Context: an optimization exercise on an open-source flow, tuned for small area, a short achievable clock period and few clock cycles. The choices shown serve that exercise and are no tape-out recipe.
In this exercise RTL edits were held to simulation tests only and were not proved equivalent to the original.
Not every run is shown, and edits may drop behaviour that the tests do not exercise.

===== run.sh =====
#!/bin/bash
# synth_recipe.tcl (not shown) runs the flow's synth.tcl, then flattens the netlist and writes it again
# the make line also repeats each setting of config.mk as NAME=value (left out here)
make -C /OpenROAD-flow-scripts/flow DESIGN_CONFIG=/design/flow/config.mk WORK_HOME=/design/flow/orfs CLKGATE_MAP_FILE= SYNTH_SCRIPT=/design/flow/synth_recipe.tcl finish

===== config.mk =====
export PLATFORM = sky130hd
export DESIGN_NAME = convolution
export DESIGN_NICKNAME = convolution
export VERILOG_FILES = /design/flow/design.v
export SDC_FILE = /design/flow/constraint.sdc
export NUM_CORES = 4
export LEC_CHECK = 0
export CAP_MARGIN = 20
export CORE_MARGIN = 2
export CORE_UTILIZATION = 40
export SLEW_MARGIN = 20

===== constraint.sdc =====
create_clock -name core_clock -period 9.0 [get_ports {clk}]
set_input_delay 1.8000 -clock core_clock [delete_from_list [all_inputs] [get_ports {clk}]]
set_output_delay 1.8000 -clock core_clock [all_outputs]
set_load 0.01 [all_outputs]

===== design.v =====
module incrementerby4(clk, en, rst, ld, ld_data, out);
    input clk, en, rst, ld;
    output reg [7:0] out;
    input [7:0] ld_data;
    always @(posedge clk) begin
        if (rst) begin
            out <= ld_data;
        end
        else if (ld) begin
            out <= ld_data;
        end 
        else if (en) begin
            out <= out + 4;
        end
    end
endmodule
module adder (a, b, out);
    input [7:0] a, b;
    output [7:0] out;
    assign out = a + b;    
endmodule
module adder12 (a, b, out);
    input [11:0] a, b;
    output [11:0] out;
    assign out = a + b;    
endmodule
module buffer_4 (clk, wr_en, wr_adr, wr_data, rd_adr, rd_data);
    parameter SIZE = 16;
    input clk, wr_en;
    input [7:0] wr_adr, rd_adr;
    input [31:0] wr_data;
    output [7:0] rd_data;
    reg [7:0] mem [0:SIZE-1];
    assign rd_data = mem[rd_adr];
    always @(posedge clk) begin
        if (wr_en) begin
            mem[wr_adr] <= wr_data[31 : 24];
            mem[wr_adr + 1] <= wr_data[23 : 16];
            mem[wr_adr + 2] <= wr_data[15 : 8];
            mem[wr_adr + 3] <= wr_data[7 : 0];
        end
    end
endmodule
module buffer_8 (clk, wr_en, wr_adr, wr_data, rd_adr, rd_data);
    parameter SIZE = 64;
    input clk, wr_en;
    input [7:0] wr_adr, rd_adr;
    input [31:0] wr_data;
    output [31:0] rd_data;
    reg [7:0] mem [0:SIZE-1];
    assign rd_data = {mem[rd_adr], mem[rd_adr + 1], mem[rd_adr + 2], mem[rd_adr + 3]};
    always @(posedge clk) begin
        if (wr_en) begin
            mem[wr_adr] <= wr_data[31 : 24];
            mem[wr_adr + 1] <= wr_data[23 : 16];
            mem[wr_adr + 2] <= wr_data[15 : 8];
            mem[wr_adr + 3] <= wr_data[7 : 0];
        end
    end
endmodule
module counter #(parameter MAX_COUNT = 16)(clk, rst, en, carry, count);
    input clk, rst, en;
    output reg carry;
    output reg [7:0] count;
    always @(posedge clk) begin
        if (rst) begin
            count <= 0;
        end
        else if (en) begin
            if (count == MAX_COUNT - 1) begin
                count <= 0;
            end
            else begin
                count <= count + 1;
            end
        end
    end
    assign carry = (count == MAX_COUNT - 1);
endmodule
module decoder (a, out);
    parameter N = 4;
    input [7:0] a;
    output reg [N-1:0] out;
    reg [N-1:0] i;
    always @(*) begin
        for (i = 0; i < N; i = i + 1) begin
            if (i == a) begin
                out[i] = 1;
            end
            else begin
                out[i] = 0;
            end
        end
    end
endmodule
module multiplier (a, b, out);
    input [7:0] a, b;
    wire [15:0] result;
    assign result = a * b;
    output [7:0] out;
    assign out = {result[15:8]};
endmodule
module mux2_1 (a, b, sel, out);
    input [7:0] a, b;
    input sel;
    output [7:0] out;
    assign out = sel ? a : b;
endmodule
module register1word(clk, en, rst, write_data, out);
    input clk, en, rst;
    input [11:0] write_data;
    output reg [11:0] out;
    always @(posedge clk) begin
        if (rst) begin
            out <= 0;
        end else if (en) begin
            out <= write_data;
        end
    end
endmodule
module register4word(clk, en, rst, addr, write_data, out);
    input clk, en, rst;
    input [7:0] addr;
    input [7:0] write_data;
    reg [7:0] data [0:3];
    output [31:0] out;
    always @(posedge clk) begin
        if (rst) begin
            data[0] <= 0;
            data[1] <= 0;
            data[2] <= 0;
            data[3] <= 0;
        end 
        else if (en) begin
            data[addr] <= write_data;
        end
    end
    assign out = {data[0], data[1], data[2], data[3]};
endmodule
module mac (clk, rst, rst_acc, acc_en, img_pixel, filter_value, out);
    input clk, rst, rst_acc, acc_en;
    input [7:0] img_pixel, filter_value;
    output [7:0] out;
    wire [11:0] acc_out, acc_in;
    wire [7:0] mult_res;
    multiplier mult(img_pixel, filter_value, mult_res);
    adder12 addr4({4'b0000, mult_res}, acc_out, acc_in);
    register1word acc(clk, acc_en, rst | rst_acc, acc_in, acc_out);
    assign out = acc_out[11:4];
endmodule
module PE (clk, rst, rst_acc, rst_res_reg, res_buffer_en, acc_en,
           img_pixel, filter_value, res_index, out);
    input clk, rst, rst_acc, rst_res_reg, acc_en, res_buffer_en;
    input [7:0] img_pixel, filter_value, res_index;
    output [31:0] out;
    wire [7:0] mac_out;
    mac mac1 (clk, rst, rst_acc, acc_en, img_pixel, filter_value, mac_out);
    register4word res_buffer(clk, res_buffer_en, rst | rst_res_reg, res_index, mac_out, out);
endmodule
module controller(clk, reset, start, co_cntr16_img, co_cntr4_filter, co_cntr_filters,
                 co_cntr43, co_row_cntr, co_col_cntr, co_cntr16, co_cntr_reg4, co_cntr13, cntr43_res,
                 rst, rst_acc, rst_res_reg, mem_en, cntr16_img_en, cntr_filters_en, cntr4_filter_en, wr_file, adr_sel, mem_offset_sel, filter_wr_en,
                 img_wr_en, row_cntr_en, col_cntr_en, cntr43_en, cntr16_en, img_slice_en, acc_en, cntr_reg4_en, res_buffer_en,
                 cntr13_en, inc_en, inc_ld, done);
    input clk, reset, start;
    output reg rst, mem_en, cntr16_img_en, cntr_filters_en, cntr4_filter_en, adr_sel, filter_wr_en, wr_file;
    output reg img_wr_en, row_cntr_en, col_cntr_en, cntr43_en, cntr16_en, img_slice_en, acc_en, cntr_reg4_en, res_buffer_en;
    output reg cntr13_en, inc_en, inc_ld, done, rst_acc, rst_res_reg;
    output reg[1:0] mem_offset_sel;
    input co_cntr16_img, co_cntr4_filter, co_cntr_filters, co_cntr43, co_row_cntr, co_col_cntr, co_cntr16, co_cntr_reg4, co_cntr13;
    input [7:0] cntr43_res;
    reg[3:0] ns;
    reg[3:0] ps;
    always @(*) begin
        case(ps)
            4'b0000:   ns <= ~start ? 4'b0000 : 4'b0001;
            4'b0001:   ns <= start ? 4'b0001 : 4'b0010;
            4'b0010:   ns <= ~co_cntr4_filter ? 4'b0010 : 4'b1011;
            4'b1011:   ns <= ~co_cntr_filters ? 4'b0010 : 4'b0011;
            4'b0011:   ns <= ~co_cntr16_img ? 4'b0011 : 4'b0100;
            4'b0100:   ns <= ~co_row_cntr ? 4'b0100 : 4'b0101;
            4'b0101:   ns <= ~co_cntr16 ? 4'b0101 : 4'b0110;
            4'b0110 :  ns <= (cntr43_res == 42 || co_cntr_reg4) ? 4'b0111 : 4'b1010;
            4'b0111 : ns <= co_cntr43 ? 4'b1001 : 4'b1010;
            4'b1010 : ns <= ~co_cntr13 ? 4'b0100 : 4'b1000;
            4'b1000 : ns <= 4'b0011; 
            4'b1001: ns <= 4'b0000;
            default: ns <= 4'b0000;
        endcase
    end
    always @(*) begin
        {rst, mem_en, cntr16_img_en, cntr_filters_en, cntr4_filter_en, adr_sel, filter_wr_en,
        img_wr_en, row_cntr_en, col_cntr_en, cntr43_en, cntr16_en, img_slice_en, acc_en,
        cntr_reg4_en, res_buffer_en, cntr13_en, inc_en, inc_ld, done, mem_offset_sel, wr_file, rst_acc, rst_res_reg} = 0;
        case(ps)
            4'b0001:begin  rst = 1; inc_ld = 1;   end
            4'b0010: begin cntr4_filter_en = 1; adr_sel = 1; filter_wr_en = 1; mem_offset_sel = 0; end
            4'b0011 : begin  cntr16_img_en = 1; img_wr_en = 1; mem_offset_sel = 1;  end
            4'b1011: begin cntr_filters_en = 1; end
            4'b0100: begin row_cntr_en = 1; img_slice_en = 1; end
            4'b0101: begin acc_en = 1; cntr16_en = 1; end
            4'b0110: begin cntr_reg4_en = 1; res_buffer_en = 1; rst_acc = 1;end
            4'b0111: begin mem_en = 1; cntr43_en = 1; mem_offset_sel = 2; rst_res_reg = 1; end
            4'b1010: begin col_cntr_en = 1; cntr13_en = 1; end
            4'b1000: begin inc_en = 1; end
            4'b1001: begin done = 1; wr_file = 1; end
        endcase
    end
    always @(posedge clk) begin
         if (reset)
             ps <= 4'b0000;
         else
             ps <= ns;
     end
endmodule
module datapath(clk, rst, x, y, z, rst_acc, rst_res_reg, mem_en, cntr16_img_en, cntr_filters_en,
          cntr4_filter_en, filter_wr_en, img_wr_en, cntr43_en, row_cntr_en,
          col_cntr_en, cntr16_en, img_slice_en, acc_en, cntr_reg4_en, res_buffer_en, cntr13_en,
          inc_en, inc_ld, wr_file, adr_sel, mem_offset_sel, co_cntr16_img,
          co_cntr4_filter, co_cntr_filters, co_cntr43, co_row_cntr, co_col_cntr, co_cntr16, co_cntr_reg4, co_cntr13, cntr43_res,
          mem_rd_adr, mem_rd_data, out_we, out_adr, out_data);
    parameter NUM_FILTERS = 4;
    input clk, rst, mem_en, cntr16_img_en, cntr_filters_en, cntr4_filter_en, adr_sel, filter_wr_en, wr_file;
    input img_wr_en, row_cntr_en, col_cntr_en, cntr43_en, cntr16_en, img_slice_en, acc_en, cntr_reg4_en, res_buffer_en;
    input cntr13_en, inc_en, inc_ld, rst_acc, rst_res_reg;
    input [1:0] mem_offset_sel;
    input [7:0] x,y,z;
    output co_cntr16_img, co_cntr4_filter, co_cntr_filters, co_cntr43, co_row_cntr, co_col_cntr, co_cntr16, co_cntr_reg4, co_cntr13;
    output [7:0] cntr43_res;
    output [7:0] mem_rd_adr;
    input [31:0] mem_rd_data;
    output out_we;
    output [7:0] out_adr;
    output [32*NUM_FILTERS-1:0] out_data;
    wire[NUM_FILTERS - 1: 0] filters_wr_en;
    wire [7:0] mem_wr_adr, mem_offset_out, cntr4_filter_res, cntr16_img_res, mem_cntr_res;
    wire [7:0] img_rd_adr, row_cntr_res, col_cntr_res, cntr16_res, img_slice_rd_data;
    wire [7:0] mult_res, cntr_reg4_res, cntr13_res, x_offset;
    wire [31:0] img_rd_data;
    wire [7:0] filters_rd_data[0:NUM_FILTERS-1], filter_adr, cntr_filters_res, mem_filter_adr;
    assign out_we = mem_en;
    assign out_adr = mem_wr_adr;
    assign mem_offset_out = (mem_offset_sel == 0) ? y :
                            (mem_offset_sel == 1) ? x_offset :
                            (mem_offset_sel == 2) ? z : 0;
    counter #(NUM_FILTERS) cntr_filters(clk, rst, cntr_filters_en, co_cntr_filters, cntr_filters_res);
    decoder #(NUM_FILTERS) dcdr(cntr_filters_res, filters_wr_en);
    counter #(4) cntr4_filter (clk, rst, cntr4_filter_en, co_cntr4_filter, cntr4_filter_res);
    counter #(16) cntr16_img (clk, rst, cntr16_img_en, co_cntr16_img, cntr16_img_res);
    mux2_1 mux(mem_filter_adr, cntr16_img_res, adr_sel, mem_cntr_res);
    adder addr1(mem_offset_out, mem_cntr_res, mem_rd_adr);
    adder addr5(cntr4_filter_res, cntr_filters_res << 2, mem_filter_adr);
    genvar i;
    generate
        for (i = 0; i < NUM_FILTERS; i = i + 1) begin : gen_filters
            buffer_4 filter_buffer(clk, filters_wr_en[i] & filter_wr_en, cntr4_filter_res << 2, mem_rd_data, cntr16_res, filters_rd_data[i]);
            PE pe(clk, rst, rst_acc, rst_res_reg, res_buffer_en, acc_en,
                  img_slice_rd_data, filters_rd_data[i], cntr_reg4_res, out_data[32*i +: 32]);
        end
    endgenerate
    buffer_8 img_buffer(clk, img_wr_en, cntr16_img_res << 2, mem_rd_data, img_rd_adr, img_rd_data);
    counter #(43) cntr43 (clk, rst, cntr43_en, co_cntr43, cntr43_res);
    adder addr2(cntr43_res, mem_offset_out, mem_wr_adr);
    counter #(4) row_cntr (clk, rst, row_cntr_en, co_row_cntr, row_cntr_res);
    counter #(13) col_cntr (clk, rst, col_cntr_en, co_col_cntr, col_cntr_res);
    adder addr3(row_cntr_res << 4, col_cntr_res, img_rd_adr);
    counter #(16) cntr16 (clk, rst, cntr16_en, co_cntr16, cntr16_res);
    buffer_4 img_slice(clk, img_slice_en, row_cntr_res << 2, img_rd_data, cntr16_res, img_slice_rd_data);
    counter #(4) cntr_reg4 (clk, rst, cntr_reg4_en, co_cntr_reg4, cntr_reg4_res);
    counter #(13) cntr13 (clk, rst, cntr13_en, co_cntr13, cntr13_res);
    incrementerby4 inc(clk, inc_en, rst, inc_ld, x, x_offset);
endmodule
module convolution(clk, reset, start, x, y, z, done, mem_rd_adr, mem_rd_data, out_we, out_adr, out_data);
    parameter NUM_FILTERS = 4;
    input clk, reset, start;
    output [7:0] mem_rd_adr;
    input [31:0] mem_rd_data;
    output out_we;
    output [7:0] out_adr;
    output [32*NUM_FILTERS-1:0] out_data;
    input [7:0] x, y, z;
    output done;
    wire rst, rst_acc, mem_en, cntr16_img_en, cntr_filters_en, cntr4_filter_en, adr_sel, filter_wr_en, rst_res_reg;
    wire img_wr_en, row_cntr_en, col_cntr_en, cntr43_en, cntr16_en, img_slice_en, acc_en, cntr_reg4_en, res_buffer_en;
    wire cntr13_en, inc_en, inc_ld, wr_file;
    wire [1:0] mem_offset_sel;
    wire co_cntr16_img, co_cntr4_filter, co_cntr_filters, co_cntr43, co_row_cntr, co_col_cntr, co_cntr16, co_cntr_reg4, co_cntr13;
    wire [7:0] cntr43_res;
    datapath #(NUM_FILTERS) dp(clk, rst, x, y, z, rst_acc, rst_res_reg, mem_en, cntr16_img_en, cntr_filters_en, cntr4_filter_en, filter_wr_en, img_wr_en, cntr43_en, row_cntr_en,
          col_cntr_en, cntr16_en, img_slice_en, acc_en, cntr_reg4_en, res_buffer_en, cntr13_en,
          inc_en, inc_ld, wr_file, adr_sel, mem_offset_sel, co_cntr16_img,
          co_cntr4_filter, co_cntr_filters, co_cntr43, co_row_cntr, co_col_cntr, co_cntr16, co_cntr_reg4, co_cntr13, cntr43_res,
          mem_rd_adr, mem_rd_data, out_we, out_adr, out_data);
    controller cu(clk, reset, start, co_cntr16_img, co_cntr4_filter, co_cntr_filters, co_cntr43, co_row_cntr, co_col_cntr,
                 co_cntr16, co_cntr_reg4, co_cntr13, cntr43_res,
                 rst, rst_acc, rst_res_reg, mem_en, cntr16_img_en, cntr_filters_en, cntr4_filter_en, wr_file, adr_sel, mem_offset_sel, filter_wr_en,
                 img_wr_en, row_cntr_en, col_cntr_en, cntr43_en, cntr16_en, img_slice_en, acc_en, cntr_reg4_en, res_buffer_en,
                 cntr13_en, inc_en, inc_ld, done);
endmodule

run_1/util_map.png
The die is cut into 22 by 22 equal tiles; white is low, dark blue is high, 0 to 100% covered.
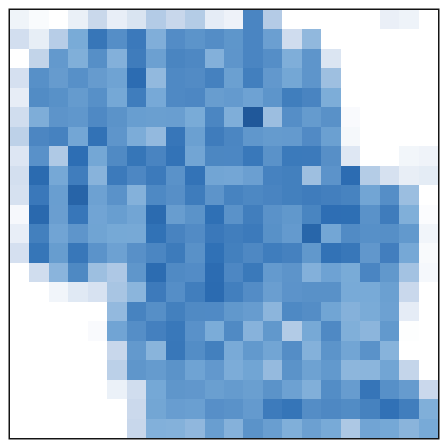
- mean over tiles: 43%
- tiles over 75% full: 2.5%
- fullest tile: 84%
- densest ninth of the die: middle
Core Footprint: 0.1896 sq mm
Starting Density: 0.4016
Core Util, Final: 0.4587

run_1/class_map.png
Drawn at 1.5 px/micron. Fill, decap, tap and diode cells in gray.
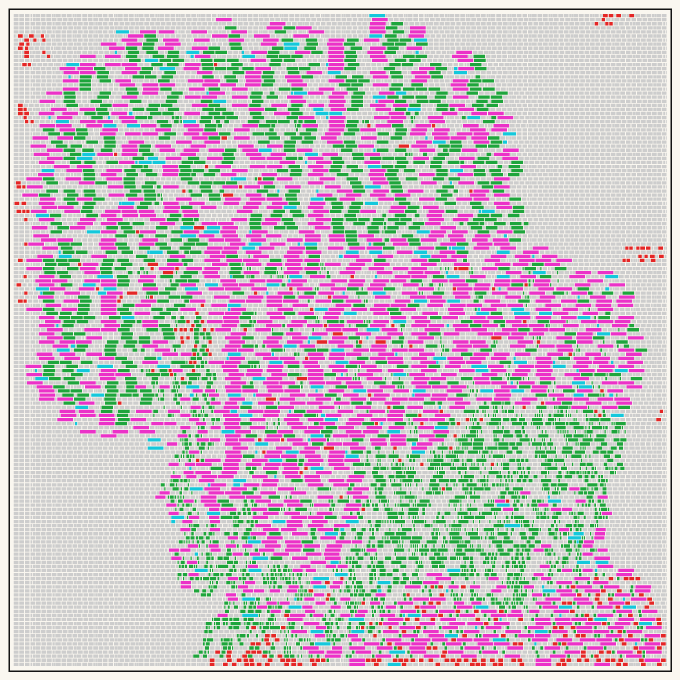
- magenta: registers (cells 1,427)
- cyan: clock drivers and dummy loads (cells 282)
- green: remaining logic cells (cells 2,932)
- red: remaining buffers and delay cells (cells 354)
Rows: 160
Final Instance Area: 0.08697 sq mm
sequential cell area share: 0.4770

run_1/m1.png
Drawn at 1.5 px/micron. Supply wires on this layer in gray.
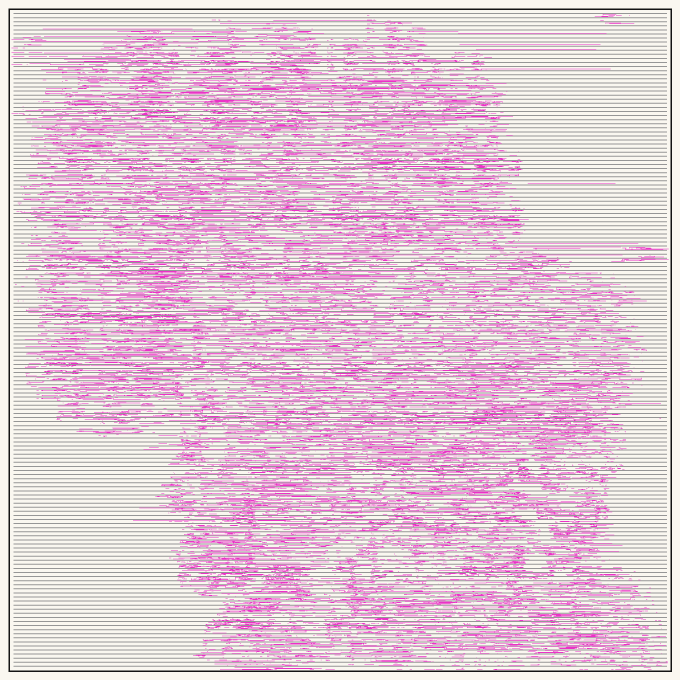
- longest straight run: 99.8 microns
- share of all routed wire: 42%
- nets with wire on the layer: 5,018
- main direction: horizontal
- wire length on this layer: 81.4 mm
via count: 44.14k
wirelength, routed: 194,900 microns
grt met1 use: 0.2802

==> results.py, run 1 <==
metrics = {
    "worst_setup_path": {
        "critPathLaunchType": "flip-flop",
        "critical_path.top_delay_family": "adder cells",
        "critPathRequiredTime_ns": 9.65,
        "worstSetupPathType": "reg2reg",
        "cpMostUsedCell": "fa_1",
        "cp-end-kind": "flip-flop",
        "critical_path_buf_inv_count": 5,
        "crit_path_max_fanout": 31,
        "crit_arrival_ns": 8.75,
    },
    "cts": {
        "cts.path.max_buffers": 3,
        "clk_latency_ns": 0.81,
        "root_buffer": "clkbuf_16",
        "htreeDepth": 4,
        "ctsResizeCount": 0,
        "path_clk_slew_ns": 0.06,
        "clock-sinks": 1427,
        "postCtsHoldBufs": 0,
    },
    "route": {
        "drc_errors": 0,
        "drt-pass1-iter-count": 5,
        "top_layer": "met4",
        "met1Wirelength_microns": 81390,
        "antenna_left": 0,
        "met2_length_microns": 95490,
    },
    "placed_design": {
        "place_hpwl_microns": 125500,
    },
    "outcome": {
        "status": "finished clean",
    },
    "sta": {
        "tns_ns": 0,
        "finalCritPeriodShare": 0.8997,
        "slew_headroom": 0.1649,
        "rsz0062_at_grt": "no",
        "tightest_slew_ns": 1.253,
        "min_period_ns": 8.097,
        "setup_viol": 0,
        "final_hold_viol_count": 0,
        "drv_slew": 0,
    },
    "yosys": {
        "ys_seq_area_frac": 0.5445,
        "synthCells": 4638,
        "synth_cell_type_count": 71,
        "synth.area.top_cells": "edfxtp_1 51%, mux4_2 24%, fa_1 3.9%, dfxtp_1 3.7%, ha_1 3.5%",
        "synth_area_sq_mm": 0.07614,
    },
    "hold_path": {
        "min_delay_path_depth": 2,
        "hold_path_class": "reg2reg",
        "min_from": "dp.cntr16.count[7]",
        "holdPathEnd": "dp.cntr16.count[7]",
    },
    "global_routing": {
        "grt_max_degree": 147,
        "overflow": 0,
        "antenna_found_initial": 5,
        "track_usage": 0.2025,
    },
    "floorplan": {
        "ios": 205,
    },
    "final_layout": {
        "drive_gt1_frac": 0.2675,
    },
}
Testbench counts for the RTL of run 1, summed over its fixed seeds: cycles 192,144.
run 1: routing by layer:
metal,GRT usage,up-vias
met3,0.03349,293
met4,0.05678,0
met2,0.3311,1639
li1,-,18830
met1,0.2802,23380
met5,0,-
run 1: registers in the layout, summed over array words and instances (netlist names), 2 cells and up, named ones only:
signal and cells:
dp.gen_filters.pe.res_buffer.data 128, cu.ps 4, dp.col_cntr.count 8, dp.gen_filters.filter_buffer.mem 512, dp.img_buffer.mem 512, dp.cntr16_img.count 8, dp.row_cntr.count 8, dp.inc.out 8
dp.cntr_reg4.count 8, dp.cntr_filters.count 8, dp.img_slice.mem 128, dp.gen_filters.pe.mac1.acc.out 48, dp.mem_offset_sel 2, dp.cntr16.count 8, dp.cntr13.count 8, dp.cntr4_filter.count 8
dp.cntr43.count 8
run 1: cells by family after synthesis:
kind of cell             synth area share
flip-flops                         0.5445
AND/OR/NAND/NOR                   0.06213
multiplexers                       0.2522
buffers and inverters             0.02536
adder cells (fa/ha/maj)           0.07365
AO/OA/AOI/OAI                     0.02493
XOR/XNOR                          0.01725
run 1: layout by cell type, fill, tap and decap left out, drive strengths merged, types with 19 or more instances in the layout:
cell type | synthesis | layout
edfxtp | 1288 | 1288
a21oi | 97 | 97
buf | 94 | 150
or2 | 50 | 50
mux2i | 81 | 81
clkbuf | 185 | 185
o21ai | 87 | 87
nor2b | 19 | 19
inv | 213 | 227
nand3 | 59 | 59
nand4 | 23 | 23
and3 | 63 | 63
xnor2 | 90 | 90
nor2 | 386 | 386
clkdlybuf4s50 | 0 | 204
nand2 | 203 | 203
xor2 | 60 | 60
ha | 213 | 213
clkinv | 0 | 61
nor3 | 28 | 28
mux2 | 21 | 21
fa | 147 | 147
a21o | 30 | 30
mux4 | 806 | 806
dfxtp | 139 | 139
and2 | 103 | 103
run 1: final cells by class:
cell class / count / area (sq um) / area share
diodes: 1 / 2.502 / 0.00002877
clock buffers: 185 / 3969 / 0.04564
clock inverters: 97 / 1117 / 0.01285
inverters: 213 / 800.8 / 0.009208
multi-input cells: 2719 / 33100 / 0.3806
flip-flops and latches: 1427 / 41490 / 0.4770
well taps: 2511 / 3142 / 0.03613
repair buffers: 354 / 3347 / 0.03849
run 1: metrics by stage:
stage / util / hold WS [ns] / worst slack, ns / std cells
global route: 0.4587 / 0.5193 / 0.2291 / 7506
detailed placement: 0.4317 / 0.4843 / 0.9093 / 7222
global placement: 0.4317 / 0.4720 / 0.9958 / 7222
CTS: 0.4585 / 0.4948 / 0.8499 / 7504
floorplan: - / 0.4583 / 0.8895 / 4638
finish: 0.4587 / 0.4940 / 0.9030 / 7507
run 1: worst reg2reg max path, delay by kind of cell, from the launching register on:
family / cells / cell delay [ns]
compound gates: 9 / 2.00
flops: 1 / 0.60
fa+ha+maj: 7 / 2.58
simple gates: 8 / 1.03
xor+xnor: 2 / 0.29
buf+inv: 5 / 0.94
mux: 1 / 0.52
run 1: worst max path at each step:
stage | startpoint | end | slack, ns | cells past startpoint
2_1_floorplan | flip-flop | dp.gen_filters[3].pe.mac1.acc.out[8] | 0.89 | 37
3_3_place_gp | flip-flop | dp.gen_filters[3].pe.mac1.acc.out[10] | 1.0 | 32
3_5_place_dp | flip-flop | dp.gen_filters[3].pe.mac1.acc.out[10] | 0.91 | 32
4_1_cts | flip-flop | dp.gen_filters[3].pe.mac1.acc.out[8] | 0.85 | 32
5_1_grt | flip-flop | dp.gen_filters[3].pe.mac1.acc.out[10] | 0.23 | 31
6_report | flip-flop | dp.gen_filters[3].pe.mac1.acc.out[10] | 0.90 | 32
## Run 2: large edit since run 1, in outline
design.v: 299 -> 2150 lines; modules unchanged: 0
  fa3: new, 6 lines
  mj3: new, 5 lines
  dot_s0: new, 1941 lines
  dot_s1: new, 82 lines
  convolution: edited, 27 -> 116 lines
  removed: incrementerby4, adder, adder12, buffer_4, buffer_8, counter, decoder, multiplier, mux2_1, register1word, register4word, mac, PE, controller, datapath
==> module dot_s1 as of run 2 <==
module dot_s1(input [93:0] ci, output [7:0] res);
  wire n2014, n2015; fa3 u2014 (ci[0], ci[1], ci[2], n2014, n2015);
  wire n2016, n2017; fa3 u2016 (ci[3], ci[4], ci[5], n2016, n2017);
  wire n2018, n2019; fa3 u2018 (ci[6], ci[7], ci[8], n2018, n2019);
  wire n2020, n2021; fa3 u2020 (ci[9], ci[10], ci[11], n2020, n2021);
  wire n2022, n2023; fa3 u2022 (ci[12], ci[13], ci[14], n2022, n2023);
  wire n2024, n2025; fa3 u2024 (ci[15], ci[16], ci[17], n2024, n2025);
  wire n2026, n2027; fa3 u2026 (ci[18], ci[19], ci[20], n2026, n2027);
  wire n2028, n2029; fa3 u2028 (ci[21], ci[22], ci[23], n2028, n2029);
  wire n2030, n2031; fa3 u2030 (ci[24], ci[25], ci[26], n2030, n2031);
  wire n2032, n2033; fa3 u2032 (ci[27], ci[28], ci[29], n2032, n2033);
  wire n2034, n2035; fa3 u2034 (ci[30], ci[31], ci[32], n2034, n2035);
  wire n2036, n2037; fa3 u2036 (ci[33], n2014, n2016, n2036, n2037);
  wire n2038, n2039; fa3 u2038 (n2018, n2020, n2022, n2038, n2039);
  wire n2040, n2041; fa3 u2040 (n2024, n2026, n2028, n2040, n2041);
  wire n2042, n2043; fa3 u2042 (n2030, n2032, n2034, n2042, n2043);
  wire n2044, n2045; fa3 u2044 (n2036, n2038, n2040, n2044, n2045);
  wire n2232, n2233; fa3 u2232 (ci[34], ci[35], ci[36], n2232, n2233);
  wire n2234, n2235; fa3 u2234 (ci[37], ci[38], n2015, n2234, n2235);
  wire n2236, n2237; fa3 u2236 (n2017, n2019, n2021, n2236, n2237);
  wire n2238, n2239; fa3 u2238 (n2023, n2025, n2232, n2238, n2239);
  wire n2240, n2241; fa3 u2240 (n2027, n2029, n2031, n2240, n2241);
  wire n2242, n2243; fa3 u2242 (n2033, n2035, n2037, n2242, n2243);
  wire n2244, n2245; fa3 u2244 (n2039, n2234, n2236, n2244, n2245);
  wire n2246, n2247; fa3 u2246 (n2238, n2041, n2043, n2246, n2247);
  wire n2248, n2249; fa3 u2248 (n2240, n2242, n2244, n2248, n2249);
  wire n2250, n2251; fa3 u2250 (n2045, n2246, n2248, n2250, n2251);
  wire n2416, n2417; fa3 u2416 (ci[39], ci[40], ci[41], n2416, n2417);
  wire n2418, n2419; fa3 u2418 (ci[42], ci[43], ci[44], n2418, n2419);
  wire n2420, n2421; fa3 u2420 (ci[45], ci[46], ci[47], n2420, n2421);
  wire n2422, n2423; fa3 u2422 (n2233, n2416, n2418, n2422, n2423);
  wire n2424, n2425; fa3 u2424 (n2420, n2235, n2237, n2424, n2425);
  wire n2426, n2427; fa3 u2426 (n2239, n2422, n2241, n2426, n2427);
  wire n2428, n2429; fa3 u2428 (n2243, n2245, n2424, n2428, n2429);
  wire n2430, n2431; fa3 u2430 (n2247, n2426, n2249, n2430, n2431);
  wire n2432, n2433; fa3 u2432 (n2428, n2251, n2430, n2432, n2433);
  wire n2570, n2571; fa3 u2570 (ci[48], ci[49], ci[50], n2570, n2571);
  wire n2572, n2573; fa3 u2572 (ci[51], ci[52], ci[53], n2572, n2573);
  wire n2574, n2575; fa3 u2574 (ci[54], ci[55], ci[56], n2574, n2575);
  wire n2576, n2577; fa3 u2576 (ci[57], n2417, n2419, n2576, n2577);
  wire n2578, n2579; fa3 u2578 (n2421, n2570, n2572, n2578, n2579);
  wire n2580, n2581; fa3 u2580 (n2574, n2423, n2576, n2580, n2581);
  wire n2582, n2583; fa3 u2582 (n2578, n2425, n2580, n2582, n2583);
  wire n2584, n2585; fa3 u2584 (n2427, n2429, n2582, n2584, n2585);
  wire n2586, n2587; fa3 u2586 (n2431, n2584, n2433, n2586, n2587);
  wire n2694, n2695; fa3 u2694 (ci[58], ci[59], ci[60], n2694, n2695);
  wire n2696, n2697; fa3 u2696 (ci[61], ci[62], ci[63], n2696, n2697);
  wire n2698, n2699; fa3 u2698 (ci[64], ci[65], ci[66], n2698, n2699);
  wire n2700, n2701; fa3 u2700 (ci[67], n2571, n2573, n2700, n2701);
  wire n2702, n2703; fa3 u2702 (n2575, n2694, n2696, n2702, n2703);
  wire n2704, n2705; fa3 u2704 (n2698, n2577, n2579, n2704, n2705);
  wire n2706, n2707; fa3 u2706 (n2700, n2702, n2581, n2706, n2707);
  wire n2708, n2709; fa3 u2708 (n2704, n2583, n2706, n2708, n2709);
  wire n2710, n2711; fa3 u2710 (n2585, n2708, n2587, n2710, n2711);
  wire n2788, n2789; fa3 u2788 (ci[68], ci[69], ci[70], n2788, n2789);
  wire n2790, n2791; fa3 u2790 (ci[71], ci[72], ci[73], n2790, n2791);
  wire n2792, n2793; fa3 u2792 (ci[74], ci[75], ci[76], n2792, n2793);
  wire n2794, n2795; fa3 u2794 (n2695, n2697, n2699, n2794, n2795);
  wire n2796, n2797; fa3 u2796 (n2788, n2790, n2792, n2796, n2797);
  wire n2798, n2799; fa3 u2798 (n2701, n2703, n2794, n2798, n2799);
  wire n2800, n2801; fa3 u2800 (n2796, n2705, n2798, n2800, n2801);
  wire n2802, n2803; fa3 u2802 (n2707, n2800, n2709, n2802, n2803);
  wire n2852, n2853; fa3 u2852 (ci[77], ci[78], ci[79], n2852, n2853);
  wire n2854, n2855; fa3 u2854 (ci[80], ci[81], ci[82], n2854, n2855);
  wire n2856, n2857; fa3 u2856 (n2789, n2791, n2793, n2856, n2857);
  wire n2858, n2859; fa3 u2858 (n2852, n2854, n2795, n2858, n2859);
  wire n2860, n2861; fa3 u2860 (n2797, n2856, n2799, n2860, n2861);
  wire n2862, n2863; fa3 u2862 (n2858, n2801, n2860, n2862, n2863);
  wire n2884, n2885; fa3 u2884 (ci[83], ci[84], ci[85], n2884, n2885);
  wire n2886, n2887; fa3 u2886 (ci[86], n2853, n2855, n2886, n2887);
  wire n2888, n2889; fa3 u2888 (n2884, n2857, n2886, n2888, n2889);
  wire n2890, n2891; fa3 u2890 (n2859, n2888, n2861, n2890, n2891);
  wire n2898, n2899; fa3 u2898 (ci[87], ci[88], ci[89], n2898, n2899);
  wire n2900, n2901; fa3 u2900 (ci[90], n2885, n2898, n2900, n2901);
  wire n2902, n2903; fa3 u2902 (n2887, n2900, n2889, n2902, n2903);
  wire n2904, n2905; fa3 u2904 (ci[91], ci[92], ci[93], n2904, n2905);
  wire n2906, n2907; fa3 u2906 (n2899, n2904, n2901, n2906, n2907);
  wire [11:0] ra = {1'b0, ~n2905, ~n2903, ~n2891, ~n2863, ~n2803, ~n2711, ~n2710, ~n2586, ~n2432, ~n2250, ~n2042};
  wire [11:0] rb = {1'b0, ~n2907, ~n2906, ~n2902, ~n2890, ~n2862, ~n2802, 1'b0, 1'b0, 1'b0, 1'b0, ~n2044};
  wire [11:0] acc = ra + rb;
  assign res = acc[11:4];
endmodule
==> module fa3 as of run 2 <==
module fa3 (a, b, c, s, co);
    input a, b, c;
    output s, co;
    assign s = a ^ b ^ c;
    assign co = (a & b) | (a & c) | (b & c);
endmodule
==> module mj3 as of run 2 <==
module mj3 (a, b, c, y);
    input a, b, c;
    output y;
    assign y = (a & b) | (a & c) | (b & c);
endmodule
==> module convolution as of run 2 <==
module convolution(clk, reset, start, x, y, z, done, mem_rd_adr, mem_rd_data, out_we, out_adr, out_data);
    parameter NUM_FILTERS = 4;
    localparam LAT = 1;
    input clk, reset, start;
    output [7:0] mem_rd_adr;
    input [31:0] mem_rd_data;
    output out_we;
    output [7:0] out_adr;
    output [32*NUM_FILTERS-1:0] out_data;
    input [7:0] x, y, z;
    output done;
    reg        busy;
    reg [7:0]  t;                   
    reg [3:0]  c, s;                
    reg        frd, ird, bfill, trans, comp, lastn;
    reg [3:0]  fc;                  
    reg [5:0]  ic;                  
    reg [1:0]  nmod;                
    reg [LAT:0] dq, dl;             
    reg [7:0]  ra, wadr;
    wire [7:0] tn = t + 8'd1;
    wire       cwrap = (c == 4'd12);
    wire       comp_start = (tn == 8'd26);
    wire [3:0] cn = (comp_start | cwrap) ? 4'd0 : c + 4'd1;
    wire [3:0] sn = comp_start ? 4'd0 : (cwrap ? s + 4'd1 : s);
    wire       in_comp = (tn >= 8'd26) && (tn <= 8'd194);
    wire       frd_n = (tn >= 8'd2) && (tn <= 8'd17);
    wire       bfill_n = (tn >= 8'd18) && (tn <= 8'd33);
    wire       nrd_n = in_comp && (sn < 4'd12) && (cn >= 4'd8) && (cn <= 4'd11);
    wire       ird_n = bfill_n || nrd_n;
    wire       trans_n = in_comp && (sn < 4'd12) && (cn == 4'd12);
    wire [3:0] fc_n = fc + {3'd0, frd};
    wire [5:0] ic_n = ic + {5'd0, ird};
    wire [5:0] iidx = bfill_n ? {2'b00, ic_n[1:0], ic_n[3:2]} : ic_n;
    always @(posedge clk) begin
        if (reset) begin
            busy <= 1'b0;
            frd <= 1'b0; ird <= 1'b0; bfill <= 1'b0; trans <= 1'b0; comp <= 1'b0; lastn <= 1'b0;
            dq <= 0; dl <= 0;
        end else if (!busy) begin
            busy <= start;
            frd <= 1'b0; ird <= 1'b0; bfill <= 1'b0; trans <= 1'b0; comp <= 1'b0; lastn <= 1'b0;
            dq <= 0; dl <= 0;
        end else begin
            frd <= frd_n; ird <= ird_n; bfill <= bfill_n; trans <= trans_n; comp <= in_comp;
            lastn <= (tn == 8'd194);
            dq <= {dq[LAT-1:0], comp & ((nmod == 2'd3) | lastn)};
            dl <= {dl[LAT-1:0], comp & lastn};
            if (dl[LAT]) busy <= 1'b0;
        end
    end
    always @(posedge clk) begin
        if (!busy) begin
            t <= 8'd1; fc <= 4'd0; ic <= 6'd0; nmod <= 2'd0; wadr <= z;
        end else begin
            t <= tn; c <= cn; s <= sn;
            fc <= fc_n; ic <= ic_n;
            if (comp) nmod <= nmod + 2'd1;
            if (dq[LAT]) wadr <= wadr + 8'd1;
        end
        ra <= frd_n ? y + {4'd0, fc_n} : x + {2'd0, iidx};
    end
    assign mem_rd_adr = ra;
    assign out_we = dq[LAT];
    assign done = dl[LAT];
    assign out_adr = wadr;
    reg [31:0] FW [0:15];        
    reg [7:0]  R [0:3][0:15];    
    reg [7:0]  N [0:15];         
    integer i, j;
    always @(posedge clk) begin
        if (frd) begin
            for (i = 0; i < 15; i = i + 1) FW[i] <= FW[i+1];
            FW[15] <= mem_rd_data;
        end
        if (ird && !bfill)
            for (j = 0; j < 4; j = j + 1)
                N[{ic[1:0], 2'b00} + j] <= mem_rd_data[31 - 8*j -: 8];
        for (i = 0; i < 4; i = i + 1)
            for (j = 0; j < 16; j = j + 1)
                if (trans)
                    R[i][j] <= (i == 3) ? N[j] : R[i+1][(j + 4) % 16];
                else if (bfill && ic[1:0] == i && j >= 7 - i && j <= 10 - i)
                    R[i][j] <= mem_rd_data[31 - 8*(j - 7 + i) -: 8];
                else
                    R[i][j] <= R[i][(j + 1) % 16];
    end
    wire [127:0] win;
    genvar g, gr, gk;
    generate
        for (gr = 0; gr < 4; gr = gr + 1) begin : gen_wr
            for (gk = 0; gk < 4; gk = gk + 1) begin : gen_wk
                assign win[8*(4*gr+gk) +: 8] = R[gr][gk];
            end
        end
        for (g = 0; g < NUM_FILTERS; g = g + 1) begin : gen_f
            wire [127:0] wf;
            wire [7:0] res;
            reg  [31:0] O;
            for (gr = 0; gr < 4; gr = gr + 1) begin : gen_r
                for (gk = 0; gk < 4; gk = gk + 1) begin : gen_k
                    assign wf[8*(4*gr+gk) +: 8] = FW[4*g+gr][31 - 8*gk -: 8];
                end
            end
            wire [93:0] pc1;
            reg  [93:0] pr1;
            dot_s0 st0 (.p(win), .w(wf), .co(pc1));
            dot_s1 st1 (.ci(pr1), .res(res));
            always @(posedge clk) begin
                pr1 <= pc1;
                O <= dl[LAT-1] ? {res, 24'd0} : {O[23:0], res};
            end
            assign out_data[32*g +: 32] = O;
        end
    endgenerate
endmodule
--- a/config.mk
+++ b/config.mk
@@ -10,2 +10,3 @@
 export CORE_UTILIZATION = 40
 export SLEW_MARGIN = 20
+export SYNTH_HIERARCHICAL = 1
==> run 2 against run 1 <==
Effect of this change: via count is 120% higher; sequential share of layout area decreased by 21 points; die area increased by 90%; worst setup slack gained 2.4 ns; register-to-register slack better by 2.4 ns; largest cell class is now multi-input gates; clock skew up 0.11 ns.
==> results.py, run 2 <==
metrics = {
    "yosys": {
        "synth_edf_count": 656,
        "synth_top_area_frac": 0.4828,
        "synthCells": 12060,
        "synthArstFlopShare": 0,
        "ys_seq_area_frac": 0.2801,
        "syn_nets": 15680,
        "synth.area.top_cells": "fa_1 48%, dfxtp_1 14%, edfxtp_1 14%, nand2_1 10%, mux2_2 3.3%",
        "synth_cell_type_count": 62,
        "synth.avg_cell_area_sq_um": 12.09,
        "synth-seq-cells": 1711,
        "synth_area_sq_mm": 0.1457,
    },
    "route": {
        "wl_per_cell_microns": 34.23,
        "vias_per_cell": 5.939,
        "antenna_left": 0,
        "drt-initial-drc-count": 13180,
        "drc_errors": 0,
        "drt-pass1-iter-count": 7,
    },
    "worst_setup_path": {
        "slowest_stage": "fa_1",
        "cpMostUsedCell": "fa_1",
        "path_cells": "fa_1 -> fa_1 -> fa_1 -> fa_1 -> fa_1 -> fa_1 -> fa_1 -> fa_1 -> inv_1 -> ha_1 -> nor4b_2 -> a21o_4 -> a211oi_2 -> xnor2_1 -> mux2_2",
        "slowest_delay_ns": 0.57,
        "cp-end-kind": "flip-flop",
        "critPathLaunchType": "flip-flop",
        "worstSetupPathType": "reg2reg",
        "crit_arrival_ns": 6.47,
        "crit_path_max_fanout": 5,
        "r2r_slack_ns": 3.30,
        "critPathRequiredTime_ns": 9.77,
    },
    "sta": {
        "slew_headroom": 0.1312,
        "tightest_slew_ns": 1.303,
        "rsz0062_at_grt": "no",
        "finalCritPeriodShare": 0.6334,
        "final_hold_viol_count": 0,
        "setup_viol": 0,
        "tns_ns": 0,
        "min_period_ns": 5.700,
        "drv_slew": 0,
    },
    "final_layout": {
        "layout_commonest_cell": "nand2_1",
        "fin_cells": 16220,
        "fin_nets": 14840,
        "drive_gt1_frac": 0.1048,
        "final_cell_mix": "4,052 x nand2_1, 3,514 x fa_1, 924 x dfxtp_1",
        "top_regs": "FW: 512 flops, R: 512 flops, gen_f.pr1: 376 flops",
        "fillers": 33350,
    },
    "cts": {
        "ctsResizeCount": 0,
        "postCtsHoldBufs": 0,
        "cts_buffers": 203,
        "path_clk_slew_ns": 0.06,
        "clock-sinks": 1711,
        "cts_tree": "yes",
        "htreeDepth": 4,
        "root_buffer": "clkbuf_16",
        "cts.path.max_buffers": 4,
    },
    "floorplan": {
        "start_util": 0.4020,
        "dieArea_sq_mm": 0.3691,
        "ios": 205,
        "rows": 221,
        "coreArea_sq_mm": 0.3625,
    },
    "global_routing": {
        "antenna_found_initial": 51,
        "overflow": 0,
        "grt_max_degree": 218,
        "track_usage": 0.3027,
    },
    "placed_design": {
        "port_buffers": 204,
        "dp.cells": 15810,
        "place_hpwl_microns": 396000,
    },
    "hold_path": {
        "hold_path_class": "reg2reg",
        "holdPathEnd": "dq[1]",
        "min_delay_path_depth": 1,
        "min_from": "dq[0]",
    },
    "outcome": {
        "status": "finished clean",
    },
}
Testbench counts for the RTL of run 2, summed over its fixed seeds: cycles 9,456.
-- run 2: cell count changes after synthesis, moves of 403 or more --
cell      previous run  this run
clkbuf_1           185       979
dfxtp_1            139      1055
edfxtp_1          1288       656
fa_1               147      3514
mux2_2              20       423
mux4_2             806         0
nand2_1            203      4052
-- run 2: logic make-up (layout without fill, tap and decap cells) --
| family | count (synthesis) | after routing | share of synthesized area |
|---|---|---|---|
| AO/OA/AOI/OAI | 231 | 231 | 0.009617 |
| XOR/XNOR | 53 | 53 | 0.003186 |
| buffers and inverters | 1451 | 792 | 0.04736 |
| multiplexers | 561 | 561 | 0.04217 |
| AND/OR/NAND/NOR | 4487 | 4487 | 0.1307 |
| adder cells (fa/ha/maj) | 3561 | 3561 | 0.4868 |
| other | 0 | 26 | 0 |
| flip-flops | 1711 | 1711 | 0.2801 |
-- run 2: Yosys stat by module, one instance, submodules excluded --
module	flip-flops and latches	times used	cell area (sq um)	cells inside
convolution	1711	1	50900	2987
dot_s0	0	4	5793	1342
dot_s1	0	4	334.1	47
fa3	0	3512	20.02	1
-- run 2: area by class of cell --
type | count | area (sq um) | share of cell area
multi-input combinational | 8893 | 98030 | 0.6304
sequential | 1711 | 41020 | 0.2638
tap | 4794 | 5998 | 0.03857
clock buffer | 283 | 5913 | 0.03803
timing repair buffer | 350 | 3188 | 0.02050
clock inverter | 94 | 1047 | 0.006735
inverter | 65 | 244.0 | 0.001569
antenna | 26 | 65.06 | 0.0004184
-- run 2: how the worst max path moves through the flow --
stage	startpoint	end	depth (start not counted)
final	gen_f[3].pr1[9]	gen_f[3].O[30]	15
after global routing	gen_f[3].pr1[9]	gen_f[3].O[28]	15
after CTS	gen_f[3].pr1[9]	gen_f[3].O[30]	15
after detailed placement	gen_f[0].pr1[6]	gen_f[0].O[31]	15
after global placement	gen_f[0].pr1[6]	gen_f[0].O[30]	15
after floorplan	frd	ra[7]	9
-- run 2: per-layer routing --
| metal | track usage | part of all wire | vias up |
|---|---|---|---|
| li1 | - | - | 35460 |
| met1 | 0.3590 | 0.34 | 50570 |
| met2 | 0.4369 | 0.42 | 7899 |
| met3 | 0.1246 | 0.15 | 2348 |
| met4 | 0.2327 | 0.098 | 36 |
| met5 | 0.0006531 | 0.00056 | - |
-- run 2: critical path, delay by kind of cell, from the launching register on --
kind	cells	cell delay [ns]
muxes	1	0.26
DFF	1	0.32
adders and majority gates	9	3.98
buffers and inverters	1	0.06
and+or+nand+nor	1	0.18
xor gates and xnor gates	1	0.11
AOI/OAI and AO/OA	2	0.54
-- run 2: metrics by stage --
| step | instance area, sq um | setup slack (ns) | hold WS, ns | util |
|---|---|---|---|---|
| after floorplan | 145700 | 0.3842 | 0.4057 | - |
| after global placement | 148500 | 3.370 | 0.4166 | 0.4096 |
| after detailed placement | 148500 | 3.387 | 0.4169 | 0.4096 |
| after CTS | 155400 | 3.350 | 0.4312 | 0.4288 |
| after global routing | 155400 | 3.135 | 0.4441 | 0.4288 |
| final | 155500 | 3.300 | 0.4268 | 0.4290 |
run_2/m1.png
Drawn at 1 px/micron. Supply wires on this layer in gray.
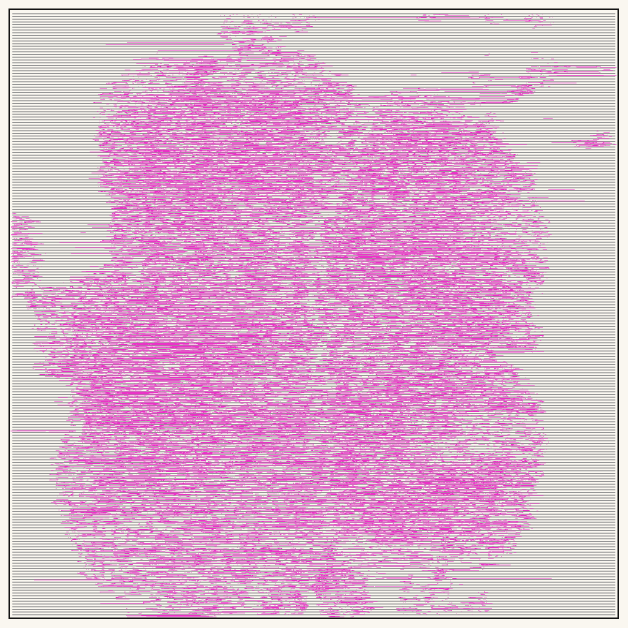
- share of all routed wire: 34%
- main direction: horizontal
- longest straight run: 140 microns
- nets with wire on the layer: 13,111
via count: 96.31k
grt met1 use: 0.3590
wirelength, routed: 555,100 microns

run_2/clock_wires.png
Drawn at 1 px/micron.
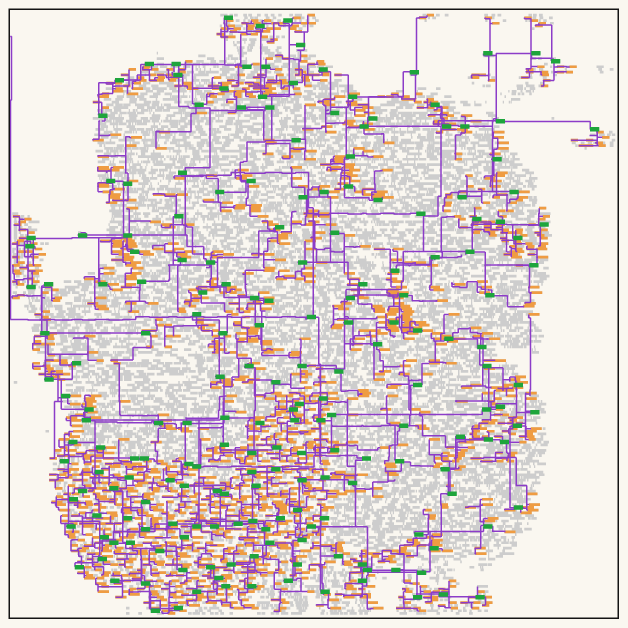
- orange: flip-flops (count 1,711)
- green: clock-net drivers (count 203)
- purple: clock wires (length 27.1 mm)
- flops lie: all over the die
- routed clock nets: 204
Worst-Skew Late Latency: 1.02 ns
Final Skew: 0.1469 ns

[afterwards: timing with drivers on the ports]
In the flow no input, the clock included, has a driving cell. The finished layouts below were timed again as built, in two steps. Step 1 assumes that a clkbuf_16 drives the clock port and a buf_2 every other input. Step 2 adds t to the input delays and takes it off the output delays; t is the mean of the earliest and latest rising clock arrival at the registers after step 1. Input paths then give back, and output paths get back, about the clock's delay inside the block. Three values: ideal, step 1, step 2; two values: the first two.
run	shift t [ns]	setup WS [ns]	hold WS [ns]	slew at the worst register clock pin (ns)
run 1	0.881	0.903 / 0.903 / 0.903	0.494 / 0.494 / 0.494	0.07 / 0.07
run 2	1.062	3.300 / 3.300 / 3.300	0.427 / 0.427 / 0.427	0.07 / 0.07
After both steps every run listed still meets setup and hold.
